From an optimization exercise on the open Yosys and OpenROAD flow, aimed at small area, a short achievable clock period and few clock cycles; shortcuts taken in it are not production practice. Only simulation tests tie the RTL to the original design; equivalence was not proved.

`flow/config.mk`:
```
export PLATFORM = sky130hd
export DESIGN_NAME = miriscv_mdu
export DESIGN_NICKNAME = miriscv_mdu
export VERILOG_FILES = /design/flow/design.v
export SDC_FILE = /design/flow/constraint.sdc
export NUM_CORES = 4
export LEC_CHECK = 0
export CAP_MARGIN = 20
export CORE_MARGIN = 2
export CORE_UTILIZATION = 40
export SLEW_MARGIN = 20
```
`flow/constraint.sdc`:
```
create_clock -name core_clock -period 17.0 [get_ports {clk_i}]
set_input_delay 3.4000 -clock core_clock [delete_from_list [all_inputs] [get_ports {clk_i}]]
set_output_delay 3.4000 -clock core_clock [all_outputs]
set_load 0.01 [all_outputs]
```
`flow/design.v`:
```
package  miriscv_pkg;
  parameter     XLEN       = 32;     
  parameter     ILEN       = 32;     
  parameter bit RV32M      = 1;      
  parameter bit RV32C      = 1;      
  parameter     DUAL_ISSUE = 0;      
endpackage :  miriscv_pkg
package  miriscv_mdu_pkg;
  parameter MDU_OP_W   = 3;
  parameter MDU_MUL    = 3'd0;  
  parameter MDU_MULH   = 3'd1;  
  parameter MDU_MULHSU = 3'd2;  
  parameter MDU_MULHU  = 3'd3;  
  parameter MDU_DIV    = 3'd4;  
  parameter MDU_DIVU   = 3'd5;  
  parameter MDU_REM    = 3'd6;  
  parameter MDU_REMU   = 3'd7;  
endpackage :  miriscv_mdu_pkg
import miriscv_pkg::XLEN;
import miriscv_mdu_pkg::*;
module miriscv_div
#(
  parameter DIV_IMPLEMENTATION = "GENERIC"  
) (
  input  logic                clk_i,
  input  logic                arstn_i,
  input  logic                div_start_i,
  input  logic [XLEN-1:0]     port_a_i,
  input  logic [XLEN-1:0]     port_b_i,
  input  logic [MDU_OP_W-1:0] mdu_op_i,
  input  logic                zero_i,
  input  logic                kill_i,
  input  logic                keep_i,
  output logic [XLEN-1:0]     div_result_o,
  output logic [XLEN-1:0]     rem_result_o,
  output logic                div_stall_req_o
);
  enum logic [2:0] {DIV_IDLE, DIV_FIRST, DIV_COMP, DIV_LAST,
                    DIV_SIGN_CHANGE, DIV_FINISH} d_state_ff, d_next_state;
  logic        [XLEN-1:0]         div_result_ff;
  logic signed [2*XLEN:0]         rem_result_ff;
  logic        [XLEN-1:0]         div_operand_a_ff;
  logic        [XLEN-1:0]         div_operand_b_ff;
  logic                           sign_inv_ff;
  logic        [$clog2(XLEN)-1:0] iter_ff;
  logic                           sign_a;
  logic                           sign_b;
  logic                           div_done;
  assign sign_a = port_a_i[XLEN-1];
  assign sign_b = port_b_i[XLEN-1];
  assign div_done = (d_state_ff == DIV_FINISH);
  assign div_stall_req_o = (div_start_i && !div_done);
  always_ff @(posedge clk_i) begin
    if (~arstn_i) begin
      d_state_ff <= DIV_IDLE;
    end
    else begin
      if (kill_i)
        d_state_ff <= DIV_IDLE;
      else
        d_state_ff <= d_next_state;
    end
  end
  always_comb begin
    case (d_state_ff)
      DIV_IDLE: begin
        if (div_start_i)
          d_next_state = DIV_FIRST;
        else
          d_next_state = DIV_IDLE;
      end
      DIV_FIRST: begin
        if (zero_i)
          d_next_state = DIV_FINISH;
        else
          d_next_state = DIV_COMP;
      end
      DIV_COMP: begin
        if (iter_ff == 'd1)
          d_next_state = DIV_LAST;
        else
          d_next_state = DIV_COMP;
      end
      DIV_LAST: begin
        if (sign_inv_ff) begin
          d_next_state = DIV_SIGN_CHANGE;
        end
        else begin
          d_next_state = DIV_FINISH;
        end
      end
      DIV_SIGN_CHANGE: begin
        d_next_state = DIV_FINISH;
      end
      DIV_FINISH: begin
        if (~keep_i)
          d_next_state = DIV_IDLE;
        else
          d_next_state = DIV_FINISH;
      end
      default: begin
        d_next_state = DIV_IDLE;
      end
    endcase
  end
  generate
    if (DIV_IMPLEMENTATION == "XILINX_7_SERIES") begin : dsp_div
      logic        [6:0]  dsp48_opmode;
      logic        [3:0]  dsp48_alumode;
      logic signed [29:0] dsp48_A;
      logic signed [17:0] dsp48_B;
      logic signed [47:0] dsp48_C;
      logic signed [47:0] dsp48_P;
      localparam [1:0] OPMODE_X_AB_CONCAT = 2'b11;
      localparam [1:0] OPMODE_Y_ZERO      = 2'b00;
      localparam [2:0] OPMODE_Z_C         = 3'b011;
      localparam [3:0] ALUMODE_SUM        = 4'b0000;
      localparam [3:0] ALUMODE_INV_Z      = 4'b0001;
      localparam [3:0] ALUMODE_SUB        = 4'b0011;
      mrv1f_dsp48_wrapper
      #(
        .A_INPUT_SOURCE ( "DIRECT" ),
        .B_INPUT_SOURCE ( "DIRECT" ),
        .USE_MULT       ( "NONE"   ),
        .A_REG          ( 2'b0     ),
        .B_REG          ( 2'b0     ),
        .P_REG          ( 1'b0     )
      )
      i_dsp48
      (
        .clk_i   ( clk_i         ),
        .srstn_i ( arstn_i       ),
        .enable  ( 1'b1          ),
        .OPMODE  ( dsp48_opmode  ),
        .ALUMODE ( dsp48_alumode ),
        .A       ( dsp48_A       ),
        .B       ( dsp48_B       ),
        .C       ( dsp48_C       ),
        .P       ( dsp48_P       )
      );
      assign dsp48_opmode[6:4] = OPMODE_Z_C;
      assign dsp48_opmode[3:2] = OPMODE_Y_ZERO;
      assign dsp48_opmode[1:0] = OPMODE_X_AB_CONCAT;
      always_comb begin
        casez ({rem_result_ff[2*XLEN], d_state_ff})
          {1'b0, DIV_LAST},
          {1'b?, DIV_SIGN_CHANGE}: dsp48_A = 'd0;
          default:                 dsp48_A = {'0, div_operand_b_ff[XLEN-1:18]};
        endcase
        casez ({rem_result_ff[2*XLEN], d_state_ff})
          {1'b0, DIV_LAST}:        dsp48_B = 'd0;
          {1'b?, DIV_SIGN_CHANGE}: dsp48_B = 'd1;
          default:                 dsp48_B = div_operand_b_ff[17:0];
        endcase
        case (d_state_ff)
          DIV_FIRST: dsp48_C = div_operand_a_ff[XLEN-1];
          DIV_COMP:  dsp48_C = rem_result_ff[2*XLEN-1:XLEN-1];
          default:   dsp48_C = rem_result_ff[2*XLEN:XLEN];
        endcase
        casez ({rem_result_ff[2*XLEN], d_state_ff})
          {1'b1, DIV_COMP},
          {1'b1, DIV_LAST}:        dsp48_alumode = ALUMODE_SUM;
          {1'b?, DIV_SIGN_CHANGE}: dsp48_alumode = ALUMODE_INV_Z;
          default:                 dsp48_alumode = ALUMODE_SUB;
        endcase
      end
      always_ff @(posedge clk_i) begin
        if (~arstn_i) begin
          div_result_ff    <= {XLEN{1'b0}};
          rem_result_ff    <= {(2*XLEN+1){1'b0}};
          div_operand_a_ff <= {(XLEN){1'b0}};
          div_operand_b_ff <= {(XLEN){1'b0}};
          sign_inv_ff      <= 1'b0;
          iter_ff          <= {($clog2(XLEN)){1'b0}};
        end
        else begin
          rem_result_ff[2*XLEN:XLEN] <= dsp48_P[XLEN:0];
          case (d_state_ff)
            DIV_IDLE: begin
              case (mdu_op_i)
                MDU_DIV,
                MDU_REM:  begin
                  div_operand_a_ff <= sign_a ? (~port_a_i + 'd1) : (port_a_i);
                  div_operand_b_ff <= sign_b ? (~port_b_i + 'd1) : (port_b_i);
                end
                MDU_DIVU,
                MDU_REMU: begin
                  div_operand_a_ff <= port_a_i;
                  div_operand_b_ff <= port_b_i;
                end
                default: ;
              endcase
              case (mdu_op_i)
                MDU_DIV: sign_inv_ff <= (sign_a ^ sign_b);
                MDU_REM: sign_inv_ff <= sign_a;
                default: sign_inv_ff <= 1'b0;
              endcase
            end
            DIV_FIRST: begin
              iter_ff <= XLEN - 1;
              if (zero_i) begin
                div_result_ff <= '1;
                rem_result_ff[2*XLEN-1:XLEN] <= port_a_i;
              end
              else begin
                div_result_ff           <= {{(XLEN-1){~sign_inv_ff}}, 1'b1};
                rem_result_ff[XLEN-1:0] <= {div_operand_a_ff[XLEN-2:0], 1'b0};
              end
            end
            DIV_COMP,
            DIV_LAST: begin
              iter_ff <= iter_ff - 1;
              rem_result_ff[XLEN-1:0] <= {rem_result_ff[XLEN-2:0], 1'b0};
              div_result_ff[iter_ff]  <= !rem_result_ff[2*XLEN];
            end
            DIV_SIGN_CHANGE: begin
              div_result_ff <= ~div_result_ff + 'd1;
            end
            default: ;
          endcase
        end
      end
    end
    else if (DIV_IMPLEMENTATION == "GENERIC") begin
      always_ff @(posedge clk_i) begin
        if (~arstn_i) begin
          div_result_ff    <= {XLEN{1'b0}};
          rem_result_ff    <= {(2*XLEN+1){1'b0}};
          div_operand_a_ff <= {(XLEN){1'b0}};
          div_operand_b_ff <= {(XLEN){1'b0}};
          sign_inv_ff      <= 1'b0;
          iter_ff          <= {($clog2(XLEN)){1'b0}};
        end
        else begin
          case (d_state_ff)
            DIV_IDLE: begin
              case (mdu_op_i)
                MDU_DIV,
                MDU_REM:  begin
                  div_operand_a_ff <= sign_a ? (~port_a_i + 'd1) : port_a_i;
                  div_operand_b_ff <= sign_b ? (~port_b_i + 'd1) : port_b_i;
                end
                MDU_DIVU,
                MDU_REMU: begin
                  div_operand_a_ff <= port_a_i;
                  div_operand_b_ff <= port_b_i;
                end
                default: ;
              endcase
              case (mdu_op_i)
                MDU_DIV: sign_inv_ff <= (sign_a ^ sign_b);
                MDU_REM: sign_inv_ff <= sign_a;
                default: sign_inv_ff <= 1'b0;
              endcase
            end
            DIV_FIRST: begin
              iter_ff <= XLEN - 'd1;
              if (zero_i) begin
                div_result_ff <= '1;
                rem_result_ff[2*XLEN-1:XLEN] <= port_a_i;
              end
              else begin
                div_result_ff <= {{(XLEN-1){~sign_inv_ff}}, 1'b1};
                rem_result_ff[2*XLEN:XLEN] <= div_operand_a_ff[XLEN-1] - div_operand_b_ff[XLEN-1:0];
                rem_result_ff[XLEN-1:0] <= {div_operand_a_ff[XLEN-2:0], 1'b0};
              end
            end
            DIV_COMP: begin
              iter_ff <= iter_ff - 'd1;
              div_result_ff[iter_ff] <= !rem_result_ff[2*XLEN];
              rem_result_ff[XLEN-1:0] <= {rem_result_ff[XLEN-2:0], 1'b0};
              if (rem_result_ff[2*XLEN]) begin
                rem_result_ff[2*XLEN:XLEN] <= rem_result_ff[2*XLEN-1:XLEN-1] + div_operand_b_ff[XLEN-1:0];
              end
              else begin
                rem_result_ff[2*XLEN:XLEN] <= rem_result_ff[2*XLEN-1:XLEN-1] - div_operand_b_ff[XLEN-1:0];
              end
            end
            DIV_LAST: begin
              div_result_ff[0] <= !rem_result_ff[2*XLEN];
              if (rem_result_ff[2*XLEN]) begin
                rem_result_ff[2*XLEN:XLEN] <= rem_result_ff[2*XLEN:XLEN] + div_operand_b_ff[XLEN-1:0];
              end
            end
            DIV_SIGN_CHANGE: begin
              rem_result_ff[2*XLEN:XLEN] <= ~rem_result_ff[2*XLEN:XLEN] + 'd1;
              div_result_ff <= ~div_result_ff + 'd1;
            end
            default: ;
          endcase
        end
      end
    end
  endgenerate
  assign div_result_o = div_result_ff;
  assign rem_result_o = rem_result_ff[2*XLEN-1:XLEN];
  initial begin
    if ((DIV_IMPLEMENTATION != "XILINX_7_SERIES") &&
         (DIV_IMPLEMENTATION != "GENERIC")) begin
      $error("Illegal parameter 'DIV_IMPLEMENTATION' in module 'mrv1f_div': %s", DIV_IMPLEMENTATION);
    end
  end
endmodule
import miriscv_pkg::XLEN;
import miriscv_mdu_pkg::*;
module miriscv_mdu
(
  input  logic                clk_i,
  input  logic                arstn_i,
  input  logic                mdu_req_i,         
  input  logic [XLEN-1:0]     mdu_port_a_i,      
  input  logic [XLEN-1:0]     mdu_port_b_i,      
  input  logic [MDU_OP_W-1:0] mdu_op_i,          
  input  logic                mdu_kill_i,        
  input  logic                mdu_keep_i,        
  output logic [XLEN-1:0]     mdu_result_o,      
  output logic                mdu_stall_req_o    
);
  logic                     sign_a;
  logic                     sign_b;
  logic                     msb_a;
  logic                     msb_b;
  logic                     b_is_zero;
  logic                     mult_op;
  logic signed [XLEN:0]     mul_operand_a;
  logic signed [XLEN:0]     mul_operand_b;
  logic signed [2*XLEN+1:0] mult_result_full;
  logic        [2*XLEN-1:0] mult_result;
  logic        [XLEN-1:0]   div_result;
  logic signed [XLEN-1:0]   rem_result;
  logic                     div_start;
  logic                     div_stall;
  logic                     mult_stall;
  logic                     b_zero_flag_ff;
  assign sign_a = mdu_port_a_i[XLEN-1];
  assign sign_b = mdu_port_b_i[XLEN-1];
  assign b_is_zero = ~|mdu_port_b_i;
  always_comb begin
    case (mdu_op_i)
      MDU_MUL,
      MDU_MULH,
      MDU_MULHU,
      MDU_MULHSU:
        mult_op = 1'b1;
      MDU_DIV,
      MDU_REM,
      MDU_DIVU,
      MDU_REMU:
        mult_op = 1'b0;
      default:
        mult_op = 1'b0;
    endcase
  end
  assign mul_operand_a = {msb_a, mdu_port_a_i};
  assign mul_operand_b = {msb_b, mdu_port_b_i};
  always_comb begin
    case (mdu_op_i)
      MDU_MUL,
      MDU_MULH: begin
        msb_a = sign_a;
        msb_b = sign_b;
      end
      MDU_MULHU: begin
        msb_a = 1'b0;
        msb_b = 1'b0;
      end
      MDU_MULHSU: begin
        msb_a = sign_a;
        msb_b = 1'b0;
      end
      default: begin
        msb_a = 1'b0;
        msb_b = 1'b0;
      end
    endcase
  end
  assign mult_stall = 1'b0;
  assign mult_result_full = mul_operand_a * mul_operand_b;
  assign mult_result = mult_result_full[2*XLEN-1:0];
  assign div_start = !mult_op && mdu_req_i;
  always_ff @(posedge clk_i or negedge arstn_i) begin
    if (~arstn_i) begin
      b_zero_flag_ff <= 1'b0;
    end
    else begin
      b_zero_flag_ff <= b_is_zero;
    end
  end
  miriscv_div
  #(
    .DIV_IMPLEMENTATION( "GENERIC" )
  )
  i_div_unit
  (
    .clk_i           ( clk_i          ),
    .arstn_i         ( arstn_i        ),
    .div_start_i     ( div_start      ),
    .port_a_i        ( mdu_port_a_i   ),
    .port_b_i        ( mdu_port_b_i   ),
    .mdu_op_i        ( mdu_op_i       ),
    .zero_i          ( b_zero_flag_ff ),
    .kill_i          ( mdu_kill_i     ),
    .keep_i          ( mdu_keep_i     ),
    .div_result_o    ( div_result     ),
    .rem_result_o    ( rem_result     ),
    .div_stall_req_o ( div_stall      )
  );
  assign mdu_stall_req_o = div_stall || mult_stall;
  always_comb begin
    case (mdu_op_i)
      MDU_MUL:    mdu_result_o = mult_result[XLEN-1:0];
      MDU_MULH,
      MDU_MULHSU,
      MDU_MULHU:  mdu_result_o = mult_result[2*XLEN-1:XLEN];
      MDU_DIV,
      MDU_DIVU:   mdu_result_o = div_result;
      MDU_REM,
      MDU_REMU:   mdu_result_o = rem_result;
      default:    mdu_result_o = {XLEN{1'b0}};
    endcase
  end
endmodule
```
`flow/run.sh`:
```
#!/bin/bash
# synth_recipe.tcl (not shown) runs the flow's synth.tcl, then flattens the netlist and writes it again
# the make line also repeats each setting of config.mk as NAME=value (left out here)
make -C /OpenROAD-flow-scripts/flow DESIGN_CONFIG=/design/flow/config.mk WORK_HOME=/design/flow/orfs CLKGATE_MAP_FILE= SYNTH_SCRIPT=/design/flow/synth_recipe.tcl finish
```
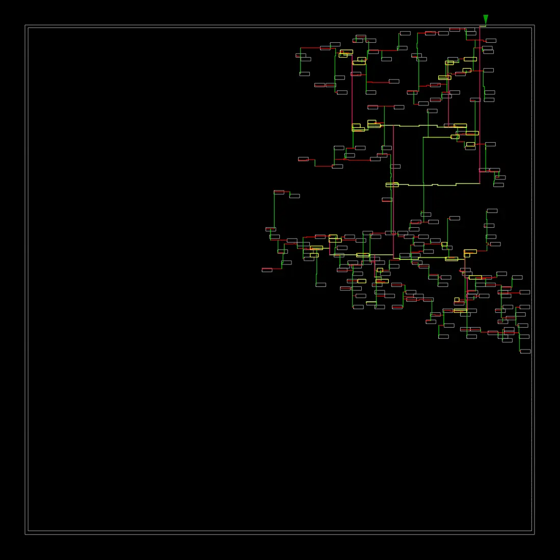
Figure 1: clock nets.
Clock Skew: 14.7 ps
Worst-Skew Late Latency: 480 ps
clock buffer count from CTS: 17

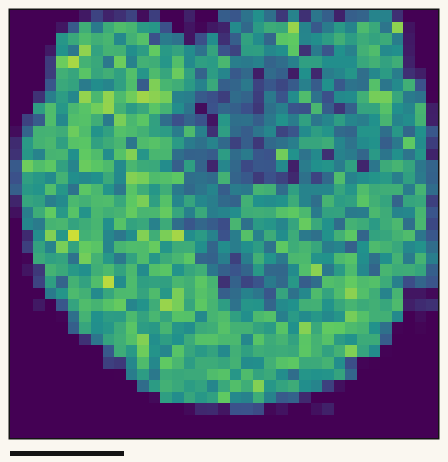
Figure 2: local utilization.
The bar under the picture is 100 um long. 37 x 37 tiles, from dark purple (low) to yellow (high), 0 to 100% covered.
emptiest ninth of the die	bottom left
tiles over 75% full	4.4%
nearly empty tiles	20%
mean over tiles	40%
fullest tile	93%

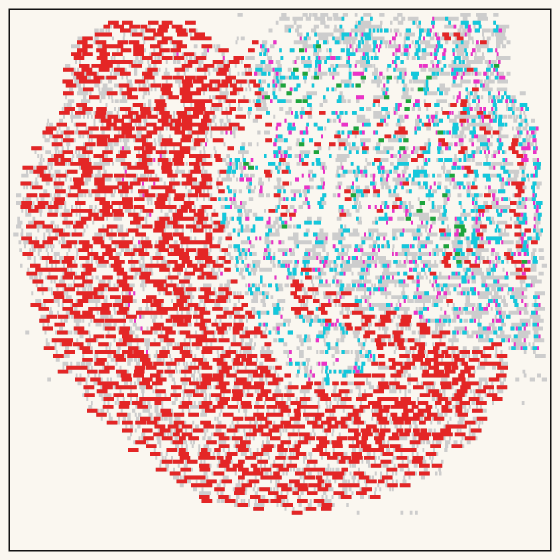
Figure 3: selected gate families.
color	family	cells
magenta	NOR gates	507
green	multiplexers	45
cyan	inverting AOI/OAI gates	905
red	adder and majority cells	1448

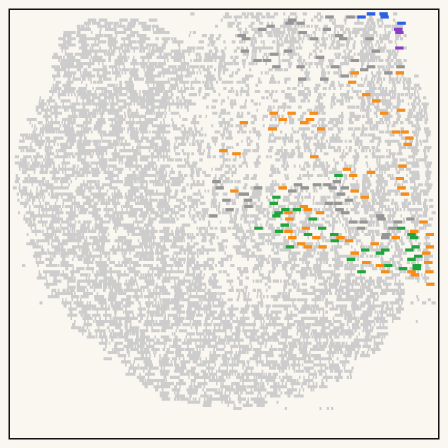
Figure 4: sequential cells grouped by signal name.
color	netlist name	flops
purple	i_div_unit.d_state_ff	3
orange	i_div_unit.rem_result_ff	64
blue	i_div_unit.iter_ff	5
green	i_div_unit.div_operand_a_ff	32

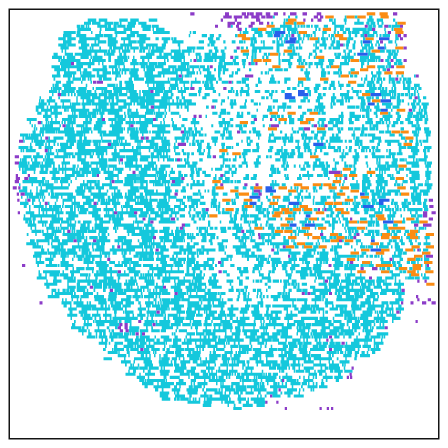
Figure 5: cells colored by class.
color	class	cells	share of their area
blue	clock drivers and dummy loads	32	1.2%
cyan	all other logic	6084	89%
orange	flip-flops	170	6.1%
purple	other buffers and delay cells	248	3.4%

==> impl_results.md <==
- Outcome: timing/DRC/antenna clean
- Seq/Total Area, Yosys: 0.0620
- Final setup violation count: 0
- Crit path kind: in -> out
- Hold Fails Final Rpt: 0
- Via count: 46.8k
- DR iter-0 viols: 4135
- Vias in the first global route: 48.5k
- Delay-heaviest family, CP: adder cells
- WP depth: 27
- Crit path to: mdu_result_o[19]
- Placed Cells: approximately 8.3k
- Post-synth top flop: dfxtp_1
- DR WL met2: roughly 90000 um
- Final Hold Slack: about 480 ps
- Non-CTS inverters: approximately 1.3k
- DRC Markers: 0
- Final worst path period need: 16440 ps
- Gp weighted congestion: between 0.9 and 1
- Syn Inst Count: about 6.7k
- Root Driver: clkbuf_16
- Hold_buf cts: 0
- Crit path largest cell delay: between 800 and 900 ps
- Share of layout cells above drive strength 1: 0.0429
- Post-synth top area share: 0.411
Testbench counts, summed over its fixed seeds: cycles 82,695.

==> separate check: timing with driven ports <==
Ports are ideal in the flow. The routed layout listed here was re-timed in OpenROAD.
Step 1 assumes that a clkbuf_16 drives the clock port and a buf_2 every other input.
Step 2 times the ports against the registers' clock, not the clock port: input delays grow and output delays shrink by t, the midpoint of the rising clock arrivals with the driver on.
a / b / c = ideal ports / drivers / drivers and shift; a / b = the first two.
shift t [ns]: 0.538
setup slack, ns: 0.560 / 0.532 / 0.532
hold slack, ns: 0.479 / 0.479 / 0.479
worst slew at a driven data input, ns: 0.20
After both steps this run still meets setup and hold. For this run, drivers alone change the setup slack by -0.028 ns; drivers and shift together by -0.028 ns.
